This is an optimization exercise on Yosys and OpenROAD, whose aim is small area and a short achievable clock period, not a production implementation. Function was checked by simulation only, so behaviour that the tests miss may differ from the original. The series may have gaps, and a smaller design here may also do less where the tests do not look. Power and IR drop assume default switching activity.

<file path="flow/run.sh">
#!/bin/bash
# synth_recipe.tcl (not shown) runs the flow's synth.tcl, then flattens the netlist and writes it again
# the make line also repeats each setting of config.mk as NAME=value (left out here)
make -C /OpenROAD-flow-scripts/flow DESIGN_CONFIG=/design/flow/config.mk WORK_HOME=/design/flow/orfs CLKGATE_MAP_FILE= SYNTH_SCRIPT=/design/flow/synth_recipe.tcl finish
</file>
<file path="flow/config.mk">
export PLATFORM = sky130hd
export DESIGN_NAME = core
export DESIGN_NICKNAME = core
export VERILOG_FILES = /design/flow/design.v
export SDC_FILE = /design/flow/constraint.sdc
export NUM_CORES = 4
export LEC_CHECK = 0
export CAP_MARGIN = 20
export CORE_MARGIN = 2
export CORE_UTILIZATION = 40
export SETUP_SLACK_MARGIN = 0.3
export SLEW_MARGIN = 20
</file>
<file path="flow/constraint.sdc">
create_clock -name core_clock -period 13.0 [get_ports {clock}]
set_input_delay 2.6000 -clock core_clock [delete_from_list [all_inputs] [get_ports {clock}]]
set_output_delay 2.6000 -clock core_clock [all_outputs]
set_load 0.01 [all_outputs]
</file>
<file path="flow/design.v">
module core(
    input clock,
    input reset,  
    output reg [31:0] next_program_counter,
    input [31:0] program_memory_value,
    output [31:0] memory_address,
    output [31:0] memory_write_value,
    output [2:0] memory_write_sections,  
    input [31:0] memory_read_value,
    input usb_packet_ready,
    output handled_usb_packet,
    input mip_mtip  
);
    reg [31:1] program_counter;  
    reg stall;  
    reg [4:0] load_register;  
    reg [2:0] load_funct3;
    reg [4:0] load_buffer_register;  
    reg [31:0] load_buffer_value;
    reg mstatus_mie, mstatus_mpie;
    reg mie_meie, mie_mtie, mie_msie;
    reg [29:0] mtvec_base;
    reg [31:0] mscratch;
    reg [29:0] mepc;
    reg [31:0] mcause;
    reg [63:0] mcycle, minstret;
    wire [31:0] pc = { program_counter, 1'b0 };
    wire [31:0] instruction = program_memory_value;
    wire [6:0] opcode = instruction[6:0];
    wire [2:0] funct3 = instruction[14:12];
    wire [4:0] rd = instruction[11:7];
    wire [4:0] rs1 = instruction[19:15];
    wire [4:0] rs2 = instruction[24:20];
    wire [11:0] csr = instruction[31:20];
    wire is_lui = opcode == 7'b0110111;
    wire is_auipc = opcode == 7'b0010111;
    wire is_jal = opcode == 7'b1101111;
    wire is_jalr = opcode == 7'b1100111;
    wire is_branch = opcode == 7'b1100011;
    wire is_load = opcode == 7'b0000011;
    wire is_store = opcode == 7'b0100011;
    wire is_op_imm = opcode == 7'b0010011;
    wire is_op = opcode == 7'b0110011;
    wire is_fence = opcode == 7'b0001111;
    wire is_system = opcode == 7'b1110011;
    wire rs1_zero = rs1 == 5'd0;
    wire is_priv = is_system && funct3 == 3'b000;
    wire priv_ok = rs1_zero && rd == 5'd0;
    wire is_ecall = is_priv && priv_ok && csr == 12'h000;
    wire is_ebreak = is_priv && priv_ok && csr == 12'h001;
    wire is_mret = is_priv && priv_ok && csr == 12'h302;
    wire is_wfi = is_priv && priv_ok && csr == 12'h105;
    wire csr_read_only = csr[11:10] == 2'b11;
    wire csr_writes = funct3[1:0] == 2'b01 || !rs1_zero;
    wire is_csr = is_system && funct3[1:0] != 2'b00 && !(csr_read_only && csr_writes);
    wire branch_ok = funct3[2:1] != 2'b01;
    wire load_ok = funct3 != 3'b011 && funct3[2:1] != 2'b11;
    wire store_ok = !funct3[2] && funct3[1:0] != 2'b11;
    wire legal = is_lui || is_auipc || is_jal || is_jalr || (is_branch && branch_ok)
        || (is_load && load_ok) || (is_store && store_ok) || is_op_imm || is_op
        || (is_fence && funct3 == 3'b000) || is_mret || is_wfi || is_csr;
    wire interrupt_timer = mstatus_mie && mie_mtie && mip_mtip;
    wire interrupt = interrupt_timer || (mstatus_mie && mie_meie && usb_packet_ready);
    wire exception = !stall && !legal;
    wire trap = interrupt || exception;
    wire execute = !stall && !interrupt && legal;
    wire [31:0] file_value_1, file_value_2;
    reg [31:0] load_value;
    always @* begin
        case (load_funct3[1:0])
            2'b00: load_value = { {24{memory_read_value[7] && !load_funct3[2]}}, memory_read_value[7:0] };
            2'b01: load_value = { {16{memory_read_value[15] && !load_funct3[2]}}, memory_read_value[15:0] };
            default: load_value = memory_read_value;
        endcase
    end
    wire load_arriving = load_register != 5'd0;
    wire buffer_full = load_buffer_register != 5'd0;
    wire [31:0] rs1_value = load_arriving && load_register == rs1 ? load_value
        : buffer_full && load_buffer_register == rs1 ? load_buffer_value : file_value_1;
    wire [31:0] rs2_value = load_arriving && load_register == rs2 ? load_value
        : buffer_full && load_buffer_register == rs2 ? load_buffer_value : file_value_2;
    wire [31:0] i_immediate = { {21{instruction[31]}}, instruction[30:20] };
    wire [31:0] s_immediate = { {21{instruction[31]}}, instruction[30:25], instruction[11:7] };
    wire [31:0] b_immediate = { {20{instruction[31]}}, instruction[7], instruction[30:25], instruction[11:8], 1'b0 };
    wire [31:0] u_immediate = { instruction[31:12], 12'b0 };
    wire [31:0] j_immediate = { {12{instruction[31]}}, instruction[19:12], instruction[20], instruction[30:21], 1'b0 };
    wire [31:0] address = rs1_value + (is_store ? s_immediate : i_immediate);
    assign memory_address = address;
    assign memory_write_value = rs2_value;
    assign memory_write_sections = execute && is_store ? { funct3[1], funct3[1] || funct3[0], 1'b1 } : 3'b000;
    assign handled_usb_packet = 1'b0;
    wire [31:0] target = pc + (is_jal ? j_immediate : is_branch ? b_immediate : u_immediate);
    wire [31:0] pc_plus_4 = { program_counter[31:2] + 30'd1, program_counter[1], 1'b0 };
    wire taken;
    comparator comparator(funct3, rs1_value, rs2_value, taken);
    always @* begin
        if (interrupt || exception) begin
            next_program_counter = { mtvec_base, 2'b00 };
        end else if (stall) begin
            next_program_counter = pc;
        end else if (is_jalr) begin
            next_program_counter = { address[31:1], 1'b0 };
        end else if (is_jal || (is_branch && taken)) begin
            next_program_counter = target;
        end else if (is_mret) begin
            next_program_counter = { mepc, 2'b00 };
        end else begin
            next_program_counter = pc_plus_4;
        end
    end
    wire [31:0] alu_result;
    alu alu(funct3, is_op && instruction[30] && funct3 == 3'b000, instruction[30] && funct3 == 3'b101,
        rs1_value, is_op ? rs2_value : i_immediate, alu_result);
    reg [31:0] csr_value;
    always @* begin
        csr_value = 32'b0;
        case (csr[11:10])
            2'b00: begin  
                if (csr[6]) begin
                    case (csr[2:0])
                        3'd0: csr_value = mscratch;
                        3'd1: csr_value = { mepc, 2'b00 };
                        3'd2: csr_value = mcause;
                        3'd4: csr_value = { 20'b0, usb_packet_ready, 3'b0, mip_mtip, 7'b0 };
                        default: csr_value = 32'b0;
                    endcase
                end else if (csr[5:4] == 2'b00) begin
                    case (csr[3:0])
                        4'h0: csr_value = { 19'b0, 2'b11, 3'b0, mstatus_mpie, 3'b0, mstatus_mie, 3'b0 };
                        4'h1: csr_value = 32'h40000100;
                        4'h4: csr_value = { 20'b0, mie_meie, 3'b0, mie_mtie, 3'b0, mie_msie, 3'b0 };
                        4'h5: csr_value = { mtvec_base, 2'b00 };
                        default: csr_value = 32'b0;
                    endcase
                end
            end
            2'b10: begin  
                if (csr[4:0] == 5'd0) begin
                    csr_value = csr[7] ? mcycle[63:32] : mcycle[31:0];
                end else if (csr[4:0] == 5'd2) begin
                    csr_value = csr[7] ? minstret[63:32] : minstret[31:0];
                end
            end
            default: csr_value = 32'b0;
        endcase
    end
    wire [31:0] csr_operand = funct3[2] ? { 27'b0, rs1 } : rs1_value;
    wire [31:0] csr_write_value = funct3[1:0] == 2'b01 ? csr_operand
        : funct3[1:0] == 2'b10 ? csr_value | csr_operand : csr_value & ~csr_operand;
    wire csr_write = execute && is_csr && csr_writes;
    reg [31:0] result;
    always @* begin
        if (is_lui) result = u_immediate;
        else if (is_auipc) result = target;
        else if (is_jal || is_jalr) result = pc_plus_4;
        else if (is_system) result = csr_value;
        else result = alu_result;
    end
    wire writes_rd = is_lui || is_auipc || is_jal || is_jalr || is_op_imm || is_op || is_csr;
    wire result_write = execute && writes_rd && rd != 5'd0 && !reset;
    wire load_write = load_arriving && !reset;
    wire [4:0] file_write_address = result_write ? rd : load_write ? load_register : load_buffer_register;
    wire [31:0] file_write_value = result_write ? result : load_write ? load_value : load_buffer_value;
    registers registers(clock, 1'b1, file_write_address, file_write_value, rs1, file_value_1, rs2, file_value_2);
    always @(posedge clock) begin
        if (result_write && load_write && rd != load_register) begin
            load_buffer_register <= load_register;
            load_buffer_value <= load_value;
        end else if (!(result_write && buffer_full && rd != load_buffer_register)) begin
            load_buffer_register <= 5'd0;
        end
    end
    always @(posedge clock) begin
        if (reset) begin
            program_counter <= 31'd0;
            stall <= 1'b1;
            load_register <= 5'd0;
            mstatus_mie <= 1'b0;
            mcause <= 32'd0;
            mcycle <= 64'd0;
            minstret <= 64'd0;
        end else begin
            program_counter <= next_program_counter[31:1];
            stall <= 1'b0;
            load_register <= execute && is_load ? rd : 5'd0;
            load_funct3 <= funct3;
            if (trap) begin
                mcause <= interrupt ? { 1'b1, 27'b0, interrupt_timer ? 4'd7 : 4'd11 }
                    : { 28'b0, is_ecall ? 4'd11 : is_ebreak ? 4'd3 : 4'd2 };
                mepc <= program_counter[31:2];
                mstatus_mpie <= mstatus_mie;
                mstatus_mie <= 1'b0;
            end else if (execute && is_mret) begin
                mstatus_mie <= mstatus_mpie;
                mstatus_mpie <= 1'b1;
            end else if (csr_write) begin
                case (csr)
                    12'h300: begin
                        mstatus_mie <= csr_write_value[3];
                        mstatus_mpie <= csr_write_value[7];
                    end
                    12'h304: begin
                        mie_msie <= csr_write_value[3];
                        mie_mtie <= csr_write_value[7];
                        mie_meie <= csr_write_value[11];
                    end
                    12'h305: mtvec_base <= csr_write_value[31:2];
                    12'h340: mscratch <= csr_write_value;
                    12'h341: mepc <= csr_write_value[31:2];
                    12'h342: mcause <= csr_write_value;
                    default: ;
                endcase
            end
            if (csr_write && csr == 12'hB00) mcycle[31:0] <= csr_write_value;
            else if (csr_write && csr == 12'hB80) mcycle[63:32] <= csr_write_value;
            else mcycle <= mcycle + 64'd1;
            if (csr_write && csr == 12'hB02) minstret[31:0] <= csr_write_value;
            else if (csr_write && csr == 12'hB82) minstret[63:32] <= csr_write_value;
            else if (!stall && !trap) minstret <= minstret + 64'd1;
        end
    end
endmodule
module alu(funct3, subtract, arithmetic, operand1, operand2, result);
    input [2:0] funct3;
    input subtract, arithmetic;
    input [31:0] operand1, operand2;
    output reg [31:0] result;
    wire negate = subtract || funct3 == 3'b010 || funct3 == 3'b011;
    wire [32:0] sum = { 1'b0, operand1 } + { 1'b0, negate ? ~operand2 : operand2 } + { 32'b0, negate };
    wire less_unsigned = !sum[32];
    wire less_signed = operand1[31] != operand2[31] ? operand1[31] : sum[31];
    wire left = !funct3[2];
    reg [31:0] shift_in, shift_out;
    integer i;
    always @* begin
        for (i = 0; i < 32; i = i + 1) begin
            shift_in[i] = left ? operand1[31 - i] : operand1[i];
        end
    end
    wire [32:0] shifted = $signed({ arithmetic && operand1[31], shift_in }) >>> operand2[4:0];
    always @* begin
        for (i = 0; i < 32; i = i + 1) begin
            shift_out[i] = left ? shifted[31 - i] : shifted[i];
        end
    end
    always @* begin
        case (funct3)
            3'b000: result = sum[31:0];
            3'b001: result = shift_out;
            3'b010: result = { 31'b0, less_signed };
            3'b011: result = { 31'b0, less_unsigned };
            3'b100: result = operand1 ^ operand2;
            3'b101: result = shift_out;
            3'b110: result = operand1 | operand2;
            default: result = operand1 & operand2;
        endcase
    end
endmodule
module comparator(operation, operand1, operand2, result);
    input [2:0] operation;
    input [31:0] operand1, operand2;
    output result;
    wire equal = operand1 == operand2;
    wire less_signed = $signed(operand1) < $signed(operand2);
    wire less_unsigned = operand1 < operand2;
    wire r = operation[2] ? (operation[1] ? less_unsigned : less_signed) : equal;
    assign result = r ^ operation[0];
endmodule
module registers(clock, write_enable, write_address, write_value, read_address_1, read_value_1, read_address_2, read_value_2);
    input clock;
    input write_enable;
    input [4:0] write_address, read_address_1, read_address_2;
    input [31:0] write_value;
    output [31:0] read_value_1, read_value_2;
    reg [31:0] r[31:1];
    always @(posedge clock) begin
        if (write_enable && write_address != 0) begin
            r[write_address] <= write_value;
        end
    end
    assign read_value_1 = read_address_1 == 0 ? 32'b0 : r[read_address_1];
    assign read_value_2 = read_address_2 == 0 ? 32'b0 : r[read_address_2];
endmodule
</file>
run_1/wires.png
(1 px per um) Only two layers are drawn.
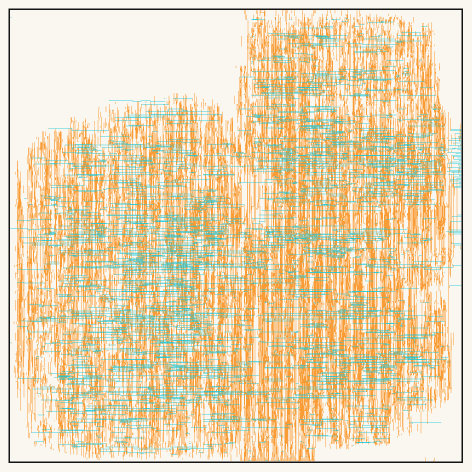
Key: cyan = metal 3 [wire length 37.5 mm]; orange = metal 2 [wire length 162 mm]

run_1/power_grid.png
(1 px per um) Pins as bars on the die edge. Tap cells in grey.
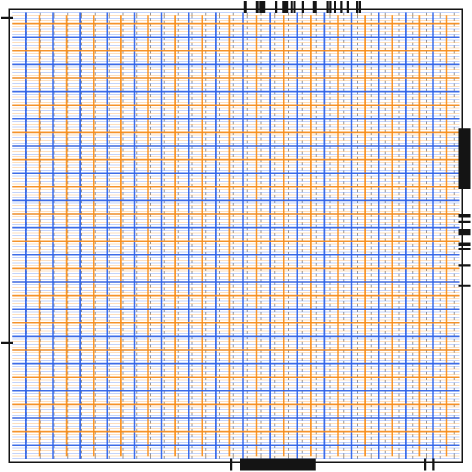
Key: orange = VDD; blue = VSS
2,656 tap cells. 168 signal pins sit on the boundary. 32 straps on met5. 32 straps on met4.
core footprint: 199,000 um^2
peak supply drop: 0.141 mV
Chip Width: 452 um
die height: 452 um

run_1/placement_by_type.png
(1 px per um)
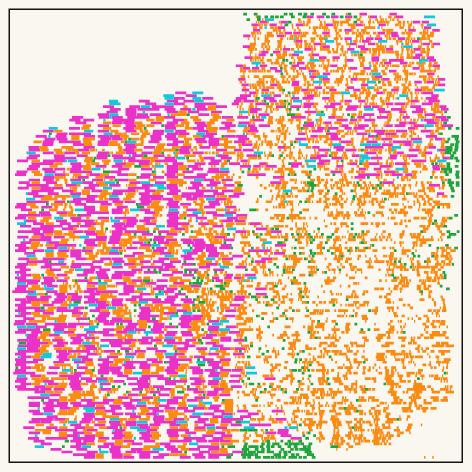
Key: orange = combinational and other logic [cells 5,028, share of their area 46%]; cyan = clock drivers and dummy loads [cells 255, share of their area 5.3%]; green = remaining buffers and delay cells [cells 567, share of their area 5.6%]; magenta = sequential cells [cells 1,326, share of their area 43%]
Seq area share: 41.3%
row count: 164

run_1/clk_routes.png
(1.5 px per um)
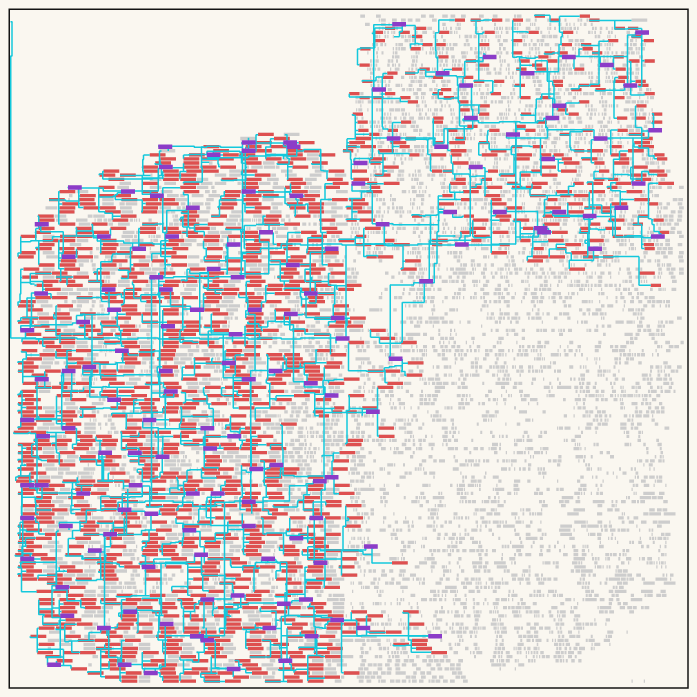
Key: red = flip-flops [count 1,326]; purple = clock drivers [count 146]; cyan = clock wires [length 17,100 um]
Position of the flops: spread over the die. There are 147 routed clock nets.
Clock Power: 4.07 mW
worst clock skew: 104 ps
later-pin clock latency in the skew report: 860 ps
Clk pwr share: 37.0%

-- run 1: cells by family after synthesis --
group,count (synthesis)
compound gates,1697
xor+xnor,228
fa+ha+maj,195
buf+inv,679
flops,1326
mux,917
other cells,1
simple gates,1821
-- run 1: how the worst max path moves through the flow --
stage,startpoint,endpoint,slack (ps),depth (start not counted)
2_1_floorplan,program_memory_value[20],next_program_counter[5],940,30
3_3_place_gp,program_memory_value[17],next_program_counter[16],60,27
3_5_place_dp,program_memory_value[17],next_program_counter[16],30,27
4_1_cts,program_memory_value[15],next_program_counter[16],360,28
5_1_grt,program_memory_value[17],next_program_counter[31],300,26
6_report,program_memory_value[17],next_program_counter[16],560,22
-- run 1: state kept, by name, indices dropped and copies added (netlist names) --
register              cells
mepc                     30
minstret                 64
mstatus_mie               1
mie_meie                  1
mie_msie                  1
load_register             5
mie_mtie                  1
load_buffer_register      5
mstatus_mpie              1
load_buffer_value        32
mcause                   32
mcycle                   64
registers.r             992
program_counter          31
mscratch                 32
load_funct3               3
mtvec_base               30
stall                     1
==> metrics.cfg, run 1 <==
[outcome]
outcome = timing/DRC/antenna clean

[critical_path]
path_max_fanout = 44
rrSetupSlack_ps = 4230
crit_arrival_ps = 9840
timing.critical_path.buf_inv = 7
max_stage_delay_ps = 970
critPathLaunchType = input pin
reg2reg_depth = 26
crit_top_cell = buf_4
cpLargestDelayFamily = compound AO/OA/AOI/OAI gates

[drt]
dr.first_iter.drc_count = 9812
top_layer = met5
wl_um = 366000
dr_total_vias = 66600
post_drt_wl_per_cell_um = 37.2
via_per_inst = 6.77

[synthesis]
synth_xor_area_share_pct = 2.49
synth-seq-cells = 1326
synthArstFlopShare_pct = 0
synth_cell_types = 103
synth_top_family_by_area = multiplexers

[placement]
dp.cells = 9571
pre_cts_ws_ps = 29.5
hpwl_um = 259000

[cells_and_area]
buffers_excl_clock = 567
layout-drive-gt1-share_pct = 19.2
fin_nets = 7332
largest_class = multi-input combinational cells
regArea_um2 = 37800
multi_input_area_um2 = 40100
n_antenna_cell = 9
fin_cells = 9841
num-nonclk-inverters = 168
most-common-layout-cells = edfxtp_1, nand2_1, nor2_1, mux4_2, a21oi_1
final_util_pct = 45.9

[global_route]
grt-busiest-layer = met2
grt_pass1_vias = 63200
met2_usage_pct = 53.2
grt_first_pass_wirelength_um = 504000
grt_overflow = 0
grt_max_degree = 95

[power]
power.group.top = registers
comb_cell_power_mw = 2.30
power_density_nw_per_um2 = 120
p_seq_mw = 4.63

[floorplanning]
die_area_um2 = 204000

[hold_path]
min_to = mcause[6]$_SDFFE_PP0P_
hp-start = mcause[6]$_SDFFE_PP0P_

[timing]
rsz0062_at_grt = false
setup_viol = 0
slew_headroom_pct = 15.3
fmax_ghz = 0.0804

[clock_tree]
path_clk_slew_ps = 60
hold_buffers = 0
numCtsBuffers = 146
cts_max_level = 4
cts_tree = done

## Run 2: what changed since run 1
--- a/flow/design.v
+++ b/flow/design.v
@@ -66,3 +66,2 @@
     wire execute = !stall && !interrupt && legal;
-    wire [31:0] file_value_1, file_value_2;
     reg [31:0] load_value;
@@ -77,6 +76,5 @@
     wire buffer_full = load_buffer_register != 5'd0;
-    wire [31:0] rs1_value = load_arriving && load_register == rs1 ? load_value
-        : buffer_full && load_buffer_register == rs1 ? load_buffer_value : file_value_1;
-    wire [31:0] rs2_value = load_arriving && load_register == rs2 ? load_value
-        : buffer_full && load_buffer_register == rs2 ? load_buffer_value : file_value_2;
+    wire [4:0] forward_register = load_arriving ? load_register : load_buffer_register;
+    wire [31:0] forward_value = load_arriving ? load_value : load_buffer_value;
+    wire [31:0] rs1_value, rs2_value;
     wire [31:0] i_immediate = { {21{instruction[31]}}, instruction[30:20] };
@@ -86,3 +84,4 @@
     wire [31:0] j_immediate = { {12{instruction[31]}}, instruction[19:12], instruction[20], instruction[30:21], 1'b0 };
-    wire [31:0] address = rs1_value + (is_store ? s_immediate : i_immediate);
+    wire [31:0] address;
+    adder address_adder(rs1_value, is_store ? s_immediate : i_immediate, address);
     assign memory_address = address;
@@ -91,21 +90,28 @@
     assign handled_usb_packet = 1'b0;
-    wire [31:0] target = pc + (is_jal ? j_immediate : is_branch ? b_immediate : u_immediate);
-    wire [31:0] pc_plus_4 = { program_counter[31:2] + 30'd1, program_counter[1], 1'b0 };
+    wire [31:0] target;
+    adder target_adder(pc, is_jal ? j_immediate : is_branch ? b_immediate : u_immediate, target);
+    wire [31:0] pc_increment = increment32({ 2'b00, program_counter[31:2] }, 1'b1);
+    wire [31:0] pc_plus_4 = { pc_increment[29:0], program_counter[1], 1'b0 };
     wire taken;
     comparator comparator(funct3, rs1_value, rs2_value, taken);
+    reg [31:0] early_next_program_counter;
     always @* begin
         if (interrupt || exception) begin
-            next_program_counter = { mtvec_base, 2'b00 };
+            early_next_program_counter = { mtvec_base, 2'b00 };
         end else if (stall) begin
-            next_program_counter = pc;
-        end else if (is_jalr) begin
-            next_program_counter = { address[31:1], 1'b0 };
-        end else if (is_jal || (is_branch && taken)) begin
-            next_program_counter = target;
+            early_next_program_counter = pc;
+        end else if (is_jal) begin
+            early_next_program_counter = target;
         end else if (is_mret) begin
-            next_program_counter = { mepc, 2'b00 };
+            early_next_program_counter = { mepc, 2'b00 };
         end else begin
-            next_program_counter = pc_plus_4;
+            early_next_program_counter = pc_plus_4;
         end
     end
+    wire no_trap = !stall && !interrupt && !exception;
+    wire select_jalr = no_trap && is_jalr;
+    wire select_branch = no_trap && is_branch;
+    wire [31:0] next_program_counter_value;
+    next_pc_select next_pc_select(select_jalr, select_branch, taken, address, target, early_next_program_counter, next_program_counter_value);
+    always @* next_program_counter = next_program_counter_value;
     wire [31:0] alu_result;
@@ -163,3 +169,3 @@
     wire [31:0] file_write_value = result_write ? result : load_write ? load_value : load_buffer_value;
-    registers registers(clock, 1'b1, file_write_address, file_write_value, rs1, file_value_1, rs2, file_value_2);
+    registers registers(clock, file_write_address, file_write_value, forward_register, forward_value, rs1, rs1_value, rs2, rs2_value);
     always @(posedge clock) begin
@@ -172,2 +178,22 @@
     end
+    function [31:0] increment32(input [31:0] x, input carry_in);
+        integer i;
+        reg group_carry;
+        begin
+            group_carry = carry_in;
+            for (i = 0; i < 32; i = i + 1) begin
+                increment32[i] = x[i] ^ (group_carry & ((x & ((32'd1 << i) - 32'd1)) >> (i - i % 8)) == (((32'd1 << i) - 32'd1) >> (i - i % 8)));
+                if (i % 8 == 7) group_carry = group_carry & (x[i -: 8] == 8'hff);
+            end
+        end
+    endfunction
+    wire write_mcycle = csr_write && csr == 12'hB00;
+    wire write_mcycleh = csr_write && csr == 12'hB80;
+    wire write_minstret = csr_write && csr == 12'hB02;
+    wire write_minstreth = csr_write && csr == 12'hB82;
+    wire retire = !stall && !trap;
+    wire [31:0] mcycle_low = increment32(mcycle[31:0], !write_mcycleh);
+    wire [31:0] mcycle_high = increment32(mcycle[63:32], mcycle[31:0] == 32'hffffffff && !write_mcycle);
+    wire [31:0] minstret_low = increment32(minstret[31:0], retire && !write_minstreth);
+    wire [31:0] minstret_high = increment32(minstret[63:32], retire && minstret[31:0] == 32'hffffffff && !write_minstret);
     always @(posedge clock) begin
@@ -213,8 +239,6 @@
             end
-            if (csr_write && csr == 12'hB00) mcycle[31:0] <= csr_write_value;
-            else if (csr_write && csr == 12'hB80) mcycle[63:32] <= csr_write_value;
-            else mcycle <= mcycle + 64'd1;
-            if (csr_write && csr == 12'hB02) minstret[31:0] <= csr_write_value;
-            else if (csr_write && csr == 12'hB82) minstret[63:32] <= csr_write_value;
-            else if (!stall && !trap) minstret <= minstret + 64'd1;
+            mcycle[31:0] <= write_mcycle ? csr_write_value : mcycle_low;
+            mcycle[63:32] <= write_mcycleh ? csr_write_value : mcycle_high;
+            minstret[31:0] <= write_minstret ? csr_write_value : minstret_low;
+            minstret[63:32] <= write_minstreth ? csr_write_value : minstret_high;
         end
@@ -222,2 +246,8 @@
 endmodule
+module next_pc_select(select_jalr, select_branch, taken, address, target, other, result);
+    input select_jalr, select_branch, taken;
+    input [31:0] address, target, other;
+    output [31:0] result;
+    assign result = select_jalr ? { address[31:1], 1'b0 } : select_branch && taken ? target : other;
+endmodule
 module alu(funct3, subtract, arithmetic, operand1, operand2, result);
@@ -258,2 +288,7 @@
 endmodule
+module adder(operand1, operand2, result);
+    input [31:0] operand1, operand2;
+    output [31:0] result;
+    assign result = operand1 + operand2;
+endmodule
 module comparator(operation, operand1, operand2, result);
@@ -268,11 +303,10 @@
 endmodule
-module registers(clock, write_enable, write_address, write_value, read_address_1, read_value_1, read_address_2, read_value_2);
+module registers(clock, write_address, write_value, bypass_register, bypass_value, read_address_1, read_value_1, read_address_2, read_value_2);
     input clock;
-    input write_enable;
-    input [4:0] write_address, read_address_1, read_address_2;
-    input [31:0] write_value;
-    output [31:0] read_value_1, read_value_2;
+    input [4:0] write_address, bypass_register, read_address_1, read_address_2;
+    input [31:0] write_value, bypass_value;
+    output reg [31:0] read_value_1, read_value_2;
     reg [31:0] r[31:1];
     always @(posedge clock) begin
-        if (write_enable && write_address != 0) begin
+        if (write_address != 0) begin
             r[write_address] <= write_value;
@@ -280,4 +314,20 @@
     end
-    assign read_value_1 = read_address_1 == 0 ? 32'b0 : r[read_address_1];
-    assign read_value_2 = read_address_2 == 0 ? 32'b0 : r[read_address_2];
+    reg [31:1] select_1, select_2, bypass;
+    reg hit_1, hit_2;
+    integer i;
+    always @* begin
+        for (i = 1; i < 32; i = i + 1) begin
+            select_1[i] = read_address_1 == i;
+            select_2[i] = read_address_2 == i;
+            bypass[i] = bypass_register == i;
+        end
+        hit_1 = |(select_1 & bypass);
+        hit_2 = |(select_2 & bypass);
+        read_value_1 = {32{hit_1}} & bypass_value;
+        read_value_2 = {32{hit_2}} & bypass_value;
+        for (i = 1; i < 32; i = i + 1) begin
+            read_value_1 = read_value_1 | ({32{select_1[i] && !bypass[i]}} & r[i]);
+            read_value_2 = read_value_2 | ({32{select_2[i] && !bypass[i]}} & r[i]);
+        end
+    end
 endmodule
--- a/flow/config.mk
+++ b/flow/config.mk
@@ -9,4 +9,7 @@
 export CORE_MARGIN = 2
-export CORE_UTILIZATION = 40
-export SETUP_SLACK_MARGIN = 0.3
+export CORE_UTILIZATION = 45
+export CTS_BUF_LIST = sky130_fd_sc_hd__clkbuf_8
+export SETUP_SLACK_MARGIN = 4.0
 export SLEW_MARGIN = 20
+export SYNTH_HIERARCHICAL = 1
+export SYNTH_MINIMUM_KEEP_SIZE = 0
run_2/power_grid.png
(1 px per um) Pins as bars on the die edge. Tap cells in grey.
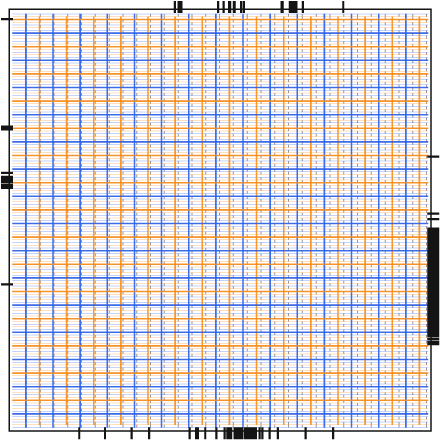
Key: blue = VSS; orange = VDD
153 met1 rails follow the rows. 30 straps on met5. The core has 152 rows. 30 straps on met4.
die height: 420 um
peak supply drop: 0.131 mV

==> metrics.cfg, run 2 <==
[critical_path]
crit_start = program_memory_value[23]
timing.critical_path.buf_inv = 8
cp_num_cells = 22
crit_end = next_program_counter[22]
reg2reg_depth = 22
cpLargestDelayFamily = compound AO/OA/AOI/OAI gates
crit_top_cell = buf_12
max_stage_delay_ps = 610
path_max_fanout = 15
crit_arrival_ps = 7950
regToRegEndpoint = registers.r[26][6]$_DFFE_PP_
critPathLaunchType = input pin
rrSetupSlack_ps = 4160

[placement]
pre_cts_ws_ps = 641
hpwl_um = 283000
dp.cells = 9484

[clock_tree]
numCtsBuffers = 218
cts_tree = done
path_clk_slew_ps = 60
clkSinkCount = 1326
clock_latency_ps = 1100
hold_buffers = 0
cts_max_level = 4

[cells_and_area]
reg_top3 = registers.r: 992 flops, mcycle: 64 flops, minstret: 64 flops
final_util_pct = 54.6
top_register = registers.r
largest_reg_flops = 992
most-common-layout-cells = edfxtp_1, a22oi_1, nand2_1, buf_4, nor2_1
fin_cells = 10200
layout-drive-gt1-share_pct = 21.1
fin_nets = 7937

[hold_path]
min_to = mcause[14]$_SDFFE_PP0P_
hp-start = mcause[14]$_SDFFE_PP0P_

[timing]
slew_headroom_pct = 15.3
fmax_ghz = 0.0948
setup_viol = 0
hold_violations = 0
rsz0062_at_grt = true

[floorplanning]
core_um2 = 172000
ios = 168
num_rows = 152
die_width_um = 420
die_area_um2 = 177000

[power]
leakagePower_nw = 32.8
clockPowerShare_pct = 34.0
p_seq_mw = 4.62
pg_clk_mw = 3.78
comb_cell_power_mw = 2.70
power.group.top = registers
power_density_nw_per_um2 = 118

[global_route]
grt_max_degree = 86
grt_first_pass_wirelength_um = 590000
grt_overflow = 0
grt-busiest-layer = met2
met2_usage_pct = 67.6
grt_pass1_vias = 71600

[drt]
dr.first_iter.drc_count = 15500
dr_total_vias = 77800
via_per_inst = 7.64
wl_um = 440000
post_drt_wl_per_cell_um = 43.2

[synthesis]
avgSynthCellArea_um2 = 10.8
synthArstFlopShare_pct = 0
synth-seq-cells = 1326
synth_cell_types = 129

[job]
cap_violations = 0

[outcome]
outcome = timing/DRC/antenna clean

run_2/placement_by_type.png
(1.5 px per um)
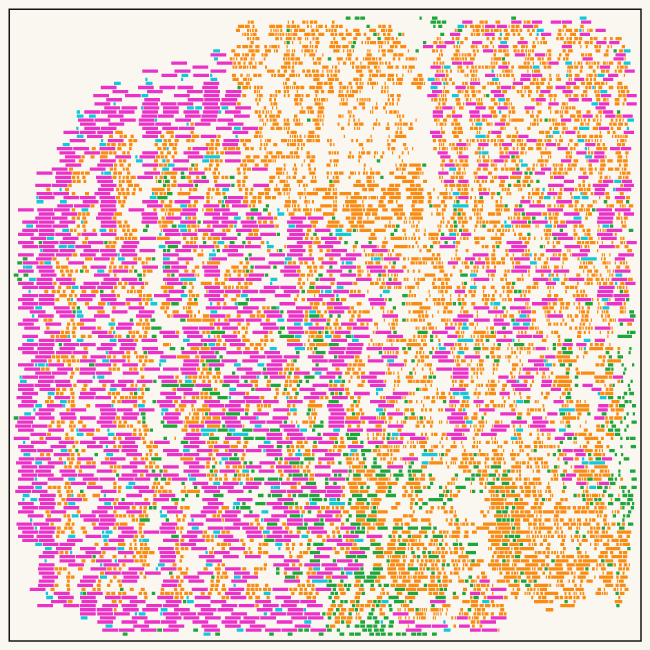
Key: green = remaining buffers and delay cells [cells 781, share of their area 8.5%]; cyan = clock drivers and dummy loads [cells 401, share of their area 4.7%]; orange = combinational and other logic [cells 5,333, share of their area 45%]; magenta = sequential cells [cells 1,326, share of their area 42%]

## run 2: layer usage
metal,vias to the layer above,wire length (um)
li1,29800,-
met1,37600,143000
met2,7885,177000
met3,2517,69300
met4,48,50100
met5,-,627
## run 2: cell type report
cell class / instances / area, um^2
inverter: 219 / 823
tap: 2310 / 2890
clock inverter: 175 / 1180
multi-input combinational: 5114 / 40200
timing repair buffer: 781 / 7760
clock buffer: 226 / 3110
fill: 14900 / 78100
sequential: 1326 / 37800
antenna: 34 / 85.1
## run 2: modules after synthesis (local to each module, per instance)
module	area [um^2]	flip-flops and latches	cells
core	22800	334	2776
next_pc_select	1160	0	149
registers	42800	992	2776
adder	1740	0	241
alu	6880	0	931
comparator	903	0	119
## run 2: what timing repair did
item / in CTS / in global routing
pin swaps: 164 / 68
buffers inserted: 217 / 32
gates resized for setup: 715 / 127
gates cloned: 13 / 1
setup endpoints to repair: 1073 / 466
## run 2: cell families after synthesis
group	share of synthesized area [%]
buffers and inverters	4.28
AO/OA/AOI/OAI	24.0
AND/OR/NAND/NOR	12.9
multiplexers	3.87
flip-flops	48.5
other	0.00481
XOR/XNOR	3.05
adder cells (fa/ha/maj)	3.38
run_2/wires.png
(1 px per um) Only two layers are drawn.
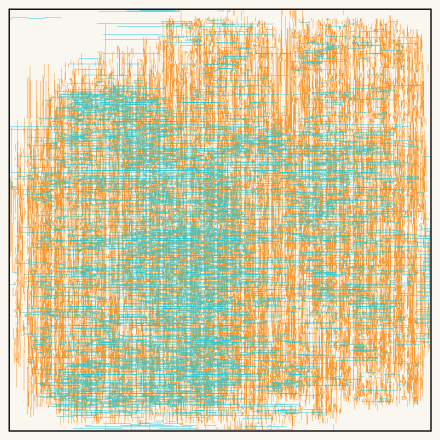

## Run 3: what changed since run 2
--- a/flow/design.v
+++ b/flow/design.v
@@ -291,3 +291,21 @@
     output [31:0] result;
-    assign result = operand1 + operand2;
+    reg [31:0] g, p, gn, pn;
+    integer level, i;
+    always @* begin
+        g = operand1 & operand2;
+        p = operand1 ^ operand2;
+        for (level = 0; level < 5; level = level + 1) begin
+            gn = g;
+            pn = p;
+            for (i = 0; i < 32; i = i + 1) begin
+                if ((i >> level) % 2 == 1) begin
+                    gn[i] = g[i] | (p[i] & g[((i >> level) << level) - 1]);
+                    pn[i] = p[i] & p[((i >> level) << level) - 1];
+                end
+            end
+            g = gn;
+            p = pn;
+        end
+    end
+    assign result = operand1 ^ operand2 ^ { g[30:0], 1'b0 };
 endmodule
@@ -297,6 +315,19 @@
     output result;
-    wire equal = operand1 == operand2;
-    wire less_signed = $signed(operand1) < $signed(operand2);
-    wire less_unsigned = operand1 < operand2;
-    wire r = operation[2] ? (operation[1] ? less_unsigned : less_signed) : equal;
+    reg [30:0] less, equal;
+    integer level, i;
+    always @* begin
+        less = ~operand1[30:0] & operand2[30:0];
+        equal = ~(operand1[30:0] ^ operand2[30:0]);
+        for (level = 0; level < 5; level = level + 1) begin
+            for (i = 0; i + (1 << level) < 31; i = i + (2 << level)) begin
+                less[i] = less[i + (1 << level)] | (equal[i + (1 << level)] & less[i]);
+                equal[i] = equal[i + (1 << level)] & equal[i];
+            end
+        end
+    end
+    wire same_sign = operand1[31] == operand2[31];
+    wire equal_all = same_sign && equal[0];
+    wire less_signed = same_sign ? less[0] : operand1[31];
+    wire less_unsigned = same_sign ? less[0] : operand2[31];
+    wire r = operation[2] ? (operation[1] ? less_unsigned : less_signed) : equal_all;
     assign result = r ^ operation[0];
--- a/flow/config.mk
+++ b/flow/config.mk
@@ -15 +15,2 @@
 export SYNTH_MINIMUM_KEEP_SIZE = 0
+export TNS_END_PERCENT = 10
run_3/wires.png
(1 px per um) Only two layers are drawn.
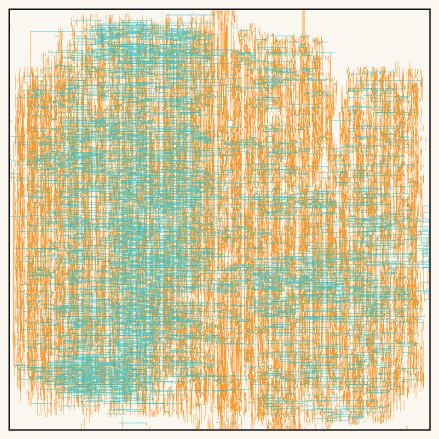
Key: orange = metal 2 [wire length 181 mm]; cyan = metal 3 [wire length 64.5 mm]
Vias: 76,800
Total GRT Usage: 48.7%
Avg WL per Cell: 43.4 um
Post-Route WL: 440,000 um

run_3/placement_by_type.png
(1.5 px per um)
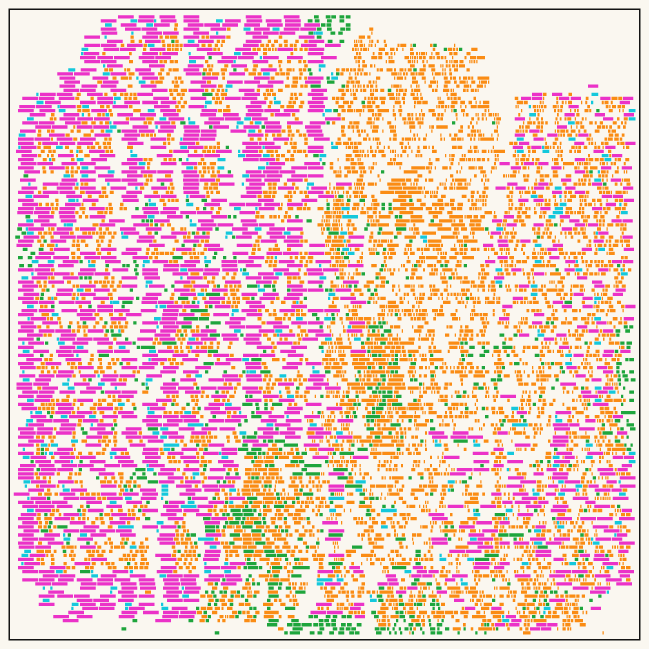
Key: orange = combinational and other logic [cells 5,244, share of their area 45%]; magenta = sequential cells [cells 1,326, share of their area 42%]; green = remaining buffers and delay cells [cells 805, share of their area 8.8%]; cyan = clock drivers and dummy loads [cells 420, share of their area 4.9%]
Final Util: 54.6%
Seq area share: 40.4%
core footprint: 172,000 um^2
cell area after layout: 93,600 um^2

==> metrics.cfg, run 3 <==
[critical_path]
cpLargestDelayFamily = compound AO/OA/AOI/OAI gates
crit_arrival_ps = 7600
reg2reg_depth = 25
regToRegEndpoint = registers.r[30][13]$_DFFE_PP_
critPathLaunchType = input pin
rrSetupSlack_ps = 3710
crit_end = next_program_counter[31]
crit_start = program_memory_value[20]
cp_slowest_cell = a2111o_1
timing.critical_path.buf_inv = 8
crit_top_cell = buf_4
path_max_fanout = 10
max_stage_delay_ps = 510
cp_num_cells = 23

[global_route]
antenna_found_initial = 31
grt_overflow = 0
grt_first_pass_wirelength_um = 588000
grt_max_degree = 95
grt_pass1_vias = 71400

[job]
cap_violations = 0

[synthesis]
avgSynthCellArea_um2 = 10.9
synth-seq-cells = 1326
synthArstFlopShare_pct = 0
synth_cell_types = 130
synthFlopType = edfxtp_1
synthCells = 7125
yosys.area.top_type = edfxtp_1
ys_top_cells_by_area = edfxtp_1, a22oi_1, dfxtp_1
synth_common_cells = edfxtp_1, a22oi_1, nand2_1, nor2_1, clkbuf_1

[hold_path]
hp-start = mcause[25]$_SDFFE_PP0P_
min_to = mcause[25]$_SDFFE_PP0P_

[floorplanning]
die_area_um2 = 176000
ios = 168
die_width_um = 419
fp.dieH_um = 419
num_rows = 152

[cells_and_area]
layout-drive-gt1-share_pct = 21.7
regArea_um2 = 37800
reg_top3 = registers.r: 992 flops, mcycle: 64 flops, minstret: 64 flops
fin_cells = 10100
fill_cells = 14900
fin_nets = 7884
top_register = registers.r
most-common-layout-cells = edfxtp_1, a22oi_1, nand2_1, buf_4, nor2_1
largest_reg_flops = 992
multi_input_area_um2 = 39400

[drt]
wl_met1_um = 141000
met3_length_um = 64500
top_layer = met5
dr.first_iter.drc_count = 14500
dr.pass1.iters = 13
via_per_inst = 7.57
met2_length_um = 181000

[timing]
drv_slew = 0
setup_viol = 0
rsz0062_at_grt = true
worst_pin_slew_ps = 1380
fmax_ghz = 0.0980
skew_ps = 108
hold_violations = 0
slew_headroom_pct = 8.11

[clock_tree]
cts_max_level = 4
path_clk_slew_ps = 60
cts_resized = 686
numCtsBuffers = 226
cts_tree = done
post_cts_buffers = 190
hold_buffers = 0
clkSinkCount = 1326
clock_latency_ps = 1070

[placement]
pre_cts_ws_ps = 750
dp.cells = 9371
hpwl_um = 280000

[power]
ir_drop_mv = 0.104
leakagePower_nw = 32.7
power_density_nw_per_um2 = 119

[outcome]
outcome = timing/DRC/antenna clean

[run 3: cell families after synthesis]
kind of cell             share of synthesized area (%)
AO/OA/AOI/OAI                                     23.3
XOR/XNOR                                          3.00
adder cells (fa/ha/maj)                           3.54
buffers and inverters                             4.57
flip-flops                                        48.7
multiplexers                                      4.06
other                                          0.00483
AND/OR/NAND/NOR                                   12.8
[run 3: layout make-up]
type	instances	area share (%)
multi-input cells	5002	42.1
flip-flops and latches	1326	40.4
repair buffers	805	8.53
clock buffers	243	3.57
well taps	2310	3.09
clock inverters	177	1.20
inverters	242	0.989
diodes	34	0.0909
[run 3: worst reg2reg max path, delay by kind of cell, from the launching register on]
family,cells,cell delay (ps)
AO/OA/AOI/OAI,12,4480
XOR/XNOR,2,640
adder cells (fa/ha/maj),1,180
buffers and inverters,3,760
flip-flops,1,480
multiplexers,1,360
AND/OR/NAND/NOR,6,2010
[run 3: metal layers]
metal,global-route usage [%],vias up
met2,69.7,7631
met4,46.9,18
met5,0.861,-
li1,-,29400
met3,21.5,2520
met1,53.2,37200
[run 3: power by group]
group | internal (mW) | total, mW | switching (mW)
Clock | 1.91 | 3.84 | 1.94
Combinational | 0.964 | 2.64 | 1.68
Sequential | 4.59 | 4.62 | 0.0262
## Run 4: what changed since run 3
--- a/flow/config.mk
+++ b/flow/config.mk
@@ -15,2 +15,2 @@
 export SYNTH_MINIMUM_KEEP_SIZE = 0
-export TNS_END_PERCENT = 10
+export TNS_END_PERCENT = 0
run_4/wires.png
(1 px per um) Only two layers are drawn.
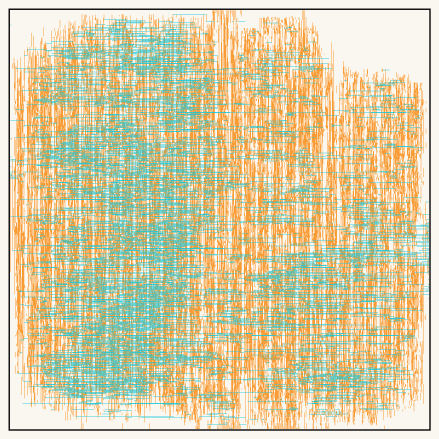
Key: orange = metal 2 [wire length 180 mm]; cyan = metal 3 [wire length 64.6 mm]

==> metrics.cfg, run 4 <==
[clock_tree]
post_cts_buffers = 144
path_clk_slew_ps = 60
numCtsBuffers = 219
cts_max_level = 4
hold_buffers = 0

[critical_path]
crit_arrival_ps = 7700
critPathLaunchType = input pin
crit_start = program_memory_value[24]
max_stage_delay_ps = 760
crit_end = next_program_counter[29]
regToRegEndpoint = registers.r[11][30]$_DFFE_PP_
cp_slowest_cell = a211oi_4
reg2reg_depth = 29

[power]
power.group.top = registers
cell_internal_pwr_mw = 7.43
comb_cell_power_mw = 2.46
leakagePower_nw = 32.2
swShare_pct = 32.5
ir_drop_mv = 0.115
comb_power_share_pct = 22.4

[drt]
post_drt_wl_per_cell_um = 43.8
wl_um = 440000
dr.first_iter.drc_count = 15000
dr.pass1.iters = 14
dr_total_vias = 76000

[cells_and_area]
clock_buffers = 229
fin_nets = 7798
flops_and_latches = 1326
multi_input_area_um2 = 39000
fin_cells = 10000
buffers_excl_clock = 724
num-nonclk-inverters = 242
largest_reg_flops = 992
clock_area_share_pct = 4.90
layout.nonclk_buf_share_pct = 7.92

[timing]
hold_violations = 0
setup_viol = 0
drv_slew = 0
rsz0062_at_grt = true
slew_headroom_pct = 16.1

[global_route]
grt_first_pass_wirelength_um = 585000
grt_usage_pct = 48.4
grt_pass1_vias = 70400

[hold_path]
min_to = mcause[27]$_SDFFE_PP0P_

[synthesis]
ys_top_cells_by_area = edfxtp_1, a22oi_1, dfxtp_1
yosys.area.top_type = edfxtp_1
synth_cell_types = 130

[placement]
hpwl_um = 278000

[floorplanning]
tapCellCount = 2310
num_rows = 152
fp.dieH_um = 419
die_area_um2 = 176000

[job]
cap_violations = 0

[outcome]
outcome = timing/DRC/antenna clean

run_4/clk_routes.png
(2 px per um)
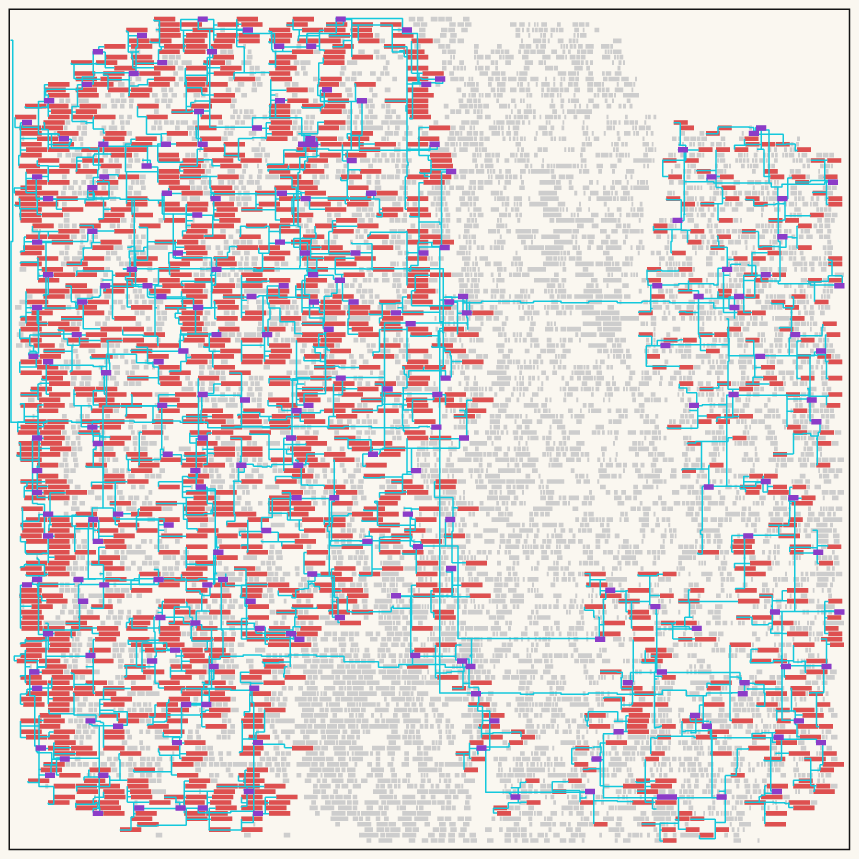
Key: purple = clock drivers [count 219]; cyan = clock wires [length 18,600 um]; red = flip-flops [count 1,326]
Position of the flops: spread over the die.
Clock Power: 3.92 mW
worst clock skew: 134 ps
Clk pwr share: 35.7%
later-pin clock latency in the skew report: 1070 ps

==> run 4: per-module statistics from Yosys, one instance, submodules excluded <==
module | times used | flip-flops and latches | cells inside | area [um^2]
adder | 2 | 0 | 186 | 1450
registers | 1 | 992 | 2776 | 42800
comparator | 1 | 0 | 120 | 838
next_pc_select | 1 | 0 | 149 | 1160
core | 1 | 334 | 2776 | 22800
alu | 1 | 0 | 932 | 7200
==> run 4: routing by layer <==
layer / routed length (um) / share of wire (%) / vias to the layer above / GRT usage [%]
li1: - / - / 29300 / -
met2: 180000 / 41 / 7481 / 69.1
met1: 142000 / 32 / 36800 / 54.2
met3: 64600 / 15 / 2432 / 20.1
met5: 166 / 0.038 / - / 0.0556
met4: 53700 / 12 / 26 / 45.8
==> run 4: kinds of logic (layout without fill, tap and decap cells) <==
group                      count (synthesis)  in the layout  synth area share (%)
adders and majority gates                213            213                  3.54
buffers and inverters                    808           1373                  4.57
AOI/OAI and AO/OA                       2357           2366                  23.3
other                                      1             27               0.00483
and+or+nand+nor                         1914           1916                  12.8
DFF                                     1326           1326                  48.7
xor gates and xnor gates                 266            266                  3.00
muxes                                    240            240                  4.06
## Run 5: what changed since run 4
--- a/flow/config.mk
+++ b/flow/config.mk
@@ -11,3 +11,3 @@
 export CTS_BUF_LIST = sky130_fd_sc_hd__clkbuf_8
-export SETUP_SLACK_MARGIN = 4.0
+export SETUP_SLACK_MARGIN = 4.5
 export SLEW_MARGIN = 20
==> metrics.cfg, run 5 <==
[cells_and_area]
top_register = registers.r
fill_cells = 15200
finalInstanceArea_um2 = 91500

[job]
cap_violations = 0

[critical_path]
timing.critical_path.buf_inv = 5
path_max_fanout = 29
crit_end = next_program_counter[3]
critPathLaunchType = input pin
max_stage_delay_ps = 500
crit_arrival_ps = 7780
rrSetupSlack_ps = 3830
crit_start = program_memory_value[23]

[drt]
dr.first_iter.drc_count = 16000
dr_total_vias = 76600
via_per_inst = 7.66
dr.pass1.iters = 14
post_drt_wl_per_cell_um = 44.2
met2_length_um = 177000
wl_um = 442000
wl_met1_um = 145000

[timing]
worst_pin_slew_ps = 1340
skew_ps = 104
hold_violations = 0
slew_headroom_pct = 10.8
fmax_ghz = 0.0963
rsz0062_at_grt = true

[synthesis]
yosys.area.top_type = edfxtp_1
ys_top_cells_by_area = edfxtp_1, a22oi_1, dfxtp_1
synth_cell_types = 130
synthFlopType = edfxtp_1
synthArstFlopShare_pct = 0

[global_route]
grt_first_pass_wirelength_um = 586000
grt_usage_pct = 48.6
grt_pass1_vias = 70400
grt-busiest-layer = met2
met2_usage_pct = 68.4

[power]
comb_cell_power_mw = 2.37
leakagePower_nw = 31.8
seqPwrFrac_pct = 42.5
pg_clk_mw = 3.89
swShare_pct = 32.5
switchingPower_mw = 3.54

[floorplanning]
fp.dieH_um = 419
ios = 168
num_rows = 152
die_width_um = 419

[clock_tree]
path_clk_slew_ps = 60
clkSinkCount = 1326
numCtsBuffers = 223
cts_tree = done

[placement]
hpwl_um = 280000
dp.cells = 9384
pre_cts_ws_ps = 934

[outcome]
outcome = timing/DRC/antenna clean

[hold_path]
min_to = mcause[22]$_SDFFE_PP0P_

run 5: cell counts after synthesis:
No cell type changed its count.
run 5: what timing repair did:
item,CTS,global route
buffers inserted,124,20
gates resized for setup,355,63
pin swaps,62,24
endpoints found under the setup margin,1090,895
gates cloned,15,5
run 5: kinds of logic after synthesis:
group	Yosys count	synth area share [%]
AND/OR/NAND/NOR	1914	12.8
buffers and inverters	808	4.57
AO/OA/AOI/OAI	2357	23.3
flip-flops	1326	48.7
other	1	0.00483
multiplexers	240	4.06
adder cells (fa/ha/maj)	213	3.54
XOR/XNOR	266	3.00
run 5: final cells by class:
cell class / count / area, um^2 / area share [%]
inverter: 242 / 922 / 1.01
clock buffer: 232 / 3190 / 3.49
clock inverter: 184 / 1320 / 1.44
tap: 2310 / 2890 / 3.16
multi-input combinational: 5001 / 38700 / 42.2
antenna: 29 / 72.6 / 0.0793
timing repair buffer: 674 / 6630 / 7.24
sequential: 1326 / 37800 / 41.3
run 5: per-module statistics from Yosys, one instance, submodules excluded:
module          times used  cell area [um^2]  cells inside  flops+latches
comparator               1               838           120              0
next_pc_select           1              1160           149              0
alu                      1              7200           932              0
core                     1             22800          2776            334
adder                    2              1450           186              0
registers                1             42800          2776            992
run_5/clk_routes.png
(2 px per um)
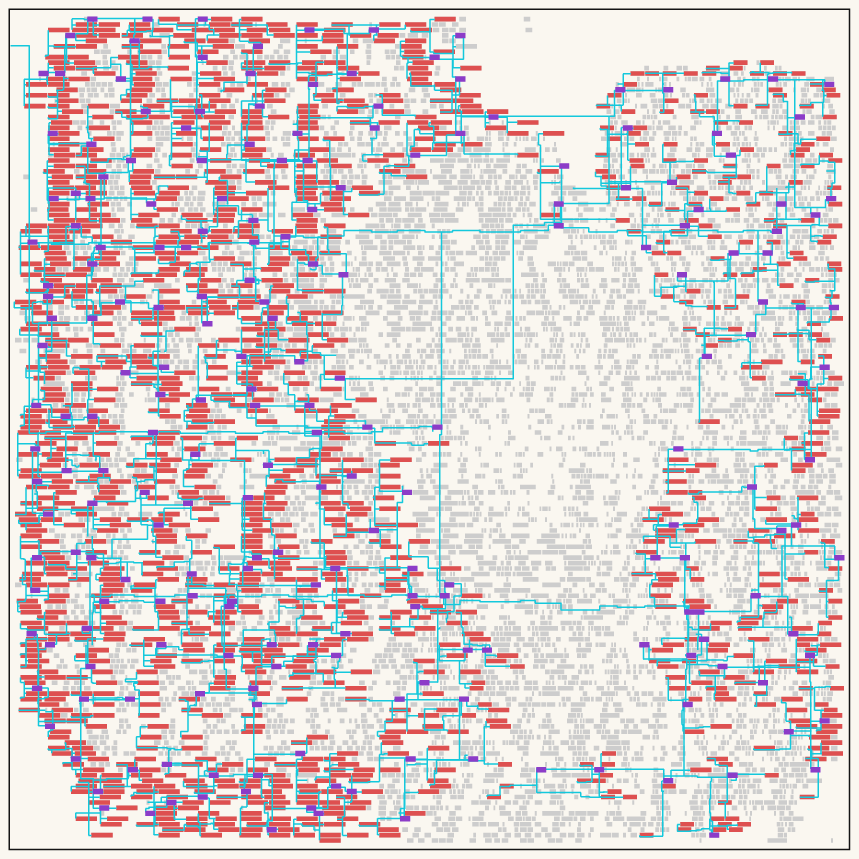
Key: purple = clock drivers [count 223]; red = flip-flops [count 1,326]; cyan = clock wires [length 18,800 um]
Position of the flops: spread over the die.

run_5/wires.png
(1 px per um) Only two layers are drawn.
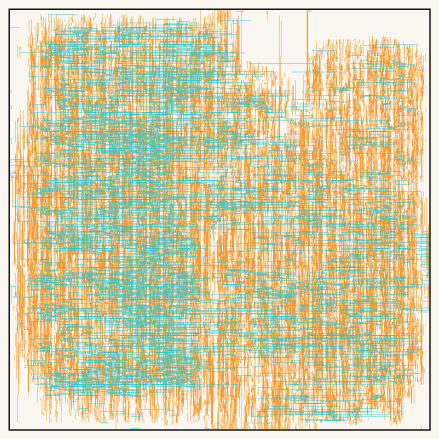
Key: orange = metal 2 [wire length 177 mm]; cyan = metal 3 [wire length 69.7 mm]

run_5/placement_by_type.png
(1.5 px per um)
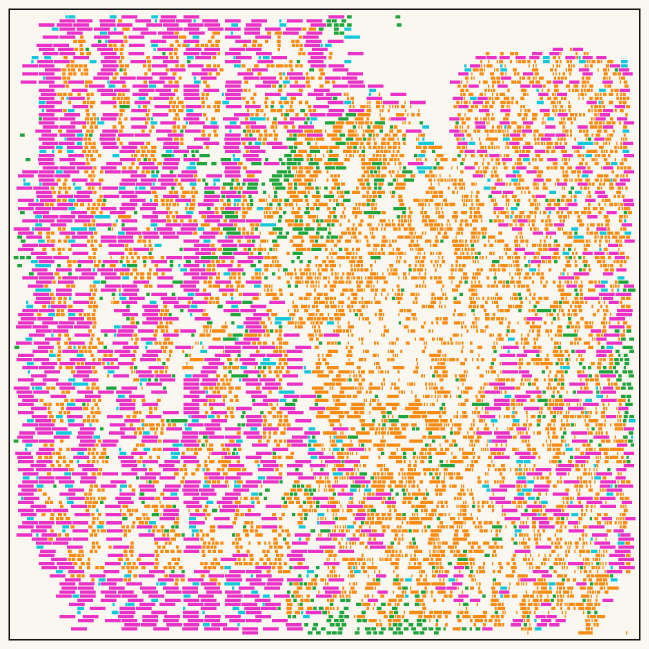

## Run 6: what changed since run 5
--- a/flow/config.mk
+++ b/flow/config.mk
@@ -10,3 +10,3 @@
 export CORE_UTILIZATION = 45
-export CTS_BUF_LIST = sky130_fd_sc_hd__clkbuf_8
+export CTS_BUF_LIST = sky130_fd_sc_hd__clkbuf_4 sky130_fd_sc_hd__clkbuf_8
 export SETUP_SLACK_MARGIN = 4.5
run_6/placement_by_type.png
(1.5 px per um)
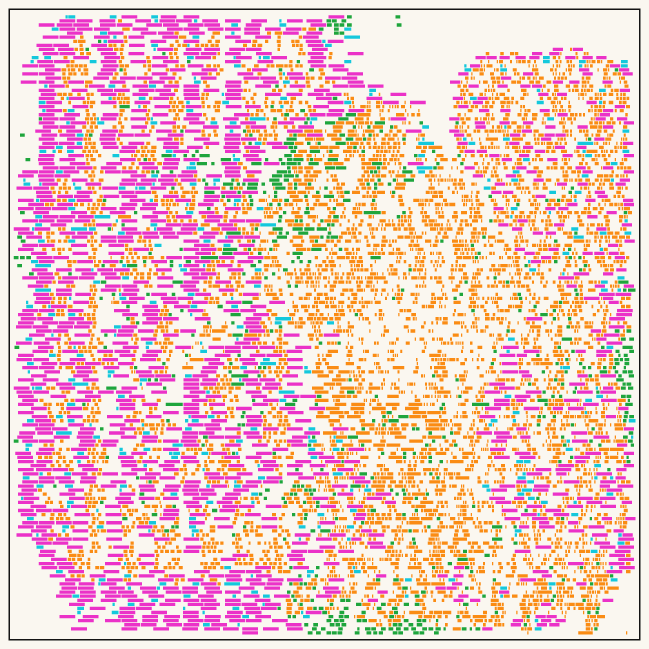
Key: green = remaining buffers and delay cells [cells 656, share of their area 7.2%]; orange = combinational and other logic [cells 5,243, share of their area 45%]; cyan = clock drivers and dummy loads [cells 416, share of their area 5.3%]; magenta = sequential cells [cells 1,326, share of their area 43%]
cell area after layout: 91,400 um^2
row count: 152

run_6/wires.png
(1 px per um) Only two layers are drawn.
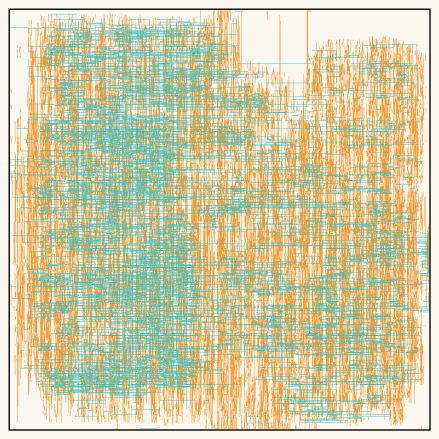
Key: cyan = metal 3 [wire length 68.9 mm]; orange = metal 2 [wire length 177 mm]
Vias: 76,400
Post-Route WL: 441,000 um

==> metrics.cfg, run 6 <==
[job]
cap_violations = 0

[critical_path]
crit_start = program_memory_value[23]
critPathLaunchType = input pin
reg2reg_depth = 28
cp_slowest_cell = a21oi_4
max_stage_delay_ps = 500
cpLargestDelayFamily = compound AO/OA/AOI/OAI gates
rrSetupSlack_ps = 3840
path_max_fanout = 29
cp_num_cells = 20

[placement]
dp.cells = 9384
pre_cts_ws_ps = 934
hpwl_um = 280000

[power]
leakagePower_nw = 31.6
ir_drop_mv = 0.107
power_density_nw_per_um2 = 121

[drt]
via_per_inst = 7.67
dr.pass1.iters = 15
dr.first_iter.drc_count = 16600

[floorplanning]
ios = 168
die_area_um2 = 176000
fp.dieH_um = 419

[cells_and_area]
final_util_pct = 53.3
fin_cells = 9969
largest_reg_flops = 992
top_register = registers.r
fin_nets = 7731
reg_top3 = registers.r: 992 flops, mcycle: 64 flops, minstret: 64 flops
layout-drive-gt1-share_pct = 18.8

[global_route]
grt_max_degree = 87
grt_pass1_vias = 70300
grt_overflow = 0
grt_first_pass_wirelength_um = 587000
grt_usage_pct = 48.7

[synthesis]
avgSynthCellArea_um2 = 10.9
ys_top_cells_by_area = edfxtp_1, a22oi_1, dfxtp_1
synthCells = 7125
yosys.area.top_type = edfxtp_1
synth_common_cells = edfxtp_1, a22oi_1, nand2_1, nor2_1, clkbuf_1
synth-seq-cells = 1326

[clock_tree]
cts_max_level = 4
hold_buffers = 0
path_clk_slew_ps = 60
clkSinkCount = 1326
cts_tree = done
numCtsBuffers = 223
post_cts_buffers = 125

[timing]
worst_pin_slew_ps = 1340
skew_ps = 95.4
setup_viol = 0
drv_slew = 0
slew_headroom_pct = 10.5
rsz0062_at_grt = true

[outcome]
outcome = timing/DRC/antenna clean

## run 6: cells by family (layout without fill, tap and decap cells)
kind of cell / Yosys count / after routing / share of synthesized area (%)
multiplexers: 240 / 240 / 4.06
XOR/XNOR: 266 / 266 / 3.00
adder cells (fa/ha/maj): 213 / 213 / 3.54
other: 1 / 21 / 0.00483
flip-flops: 1326 / 1326 / 48.7
AND/OR/NAND/NOR: 1914 / 1916 / 12.8
buffers and inverters: 808 / 1314 / 4.57
AO/OA/AOI/OAI: 2357 / 2363 / 23.3
## run 6: cell type report
class | instances | area, um^2
fill | 15200 | 80100
tap | 2310 | 2890
timing repair buffer | 656 | 6370
multi-input combinational | 5001 | 38600
clock inverter | 126 | 1100
antenna | 18 | 45.0
inverter | 242 | 922
sequential | 1326 | 37800
clock buffer | 290 | 3630
## run 6: power by group
group          switching [mW]  leakage (nW)  internal, mW
Combinational            1.57          17.3         0.793
Sequential             0.0274          11.8          4.59
Clock                    1.93          2.48          2.11
## run 6: per-layer routing
metal  up-vias  GRT usage (%)  routed length [um]
li1      29100              -                   -
met1     37000           57.2              146000
met2      7873           68.4              177000
met3      2456           20.3               68900
met4        24           41.5               49700
met5         -          0.583                 287

## re-timing with driven ports
The flow's constraints put no driver on any port. The routed layouts listed below were extracted and timed again, unchanged, in two steps. Step 1 (the two cells are an assumption about what drives the block):
set clk [get_ports {clock}]
set_driving_cell -lib_cell sky130_fd_sc_hd__clkbuf_16 $clk
set_driving_cell -lib_cell sky130_fd_sc_hd__buf_2 [delete_from_list [all_inputs] $clk]
Step 2 moves the port delays by t, midway between the first and last clock arrival at a register: inputs arrive t later, outputs are due t later. That takes back most of the time a late clock gives input paths. a / b / c = ideal / step 1 / step 2; a / b = the first two.
run | shift t [ns] | setup WS [ns] | worst setup path after step 2 | worst register clock-pin slew, ns
run 1 | 0.890 | 0.562 / 0.512 / 0.512 | input to output | 0.07 / 0.07
run 2 | 1.135 | 2.450 / 2.336 / 2.336 | input to output | 0.08 / 0.08
run 3 | 1.098 | 2.796 / 2.546 / 2.131 | input to register | 0.09 / 0.09
run 4 | 1.092 | 2.703 / 2.396 / 1.866 | input to register | 0.07 / 0.07
run 5 | 1.127 | 2.616 / 2.415 / 2.415 | input to output | 0.07 / 0.07
run 6 | 1.106 | 2.562 / 2.318 / 2.318 | input to output | 0.07 / 0.07
After both steps every run listed still meets setup and hold. The setup slack of run 4, which loses most, moves by -0.307 ns with the drivers and by -0.837 ns with both steps.
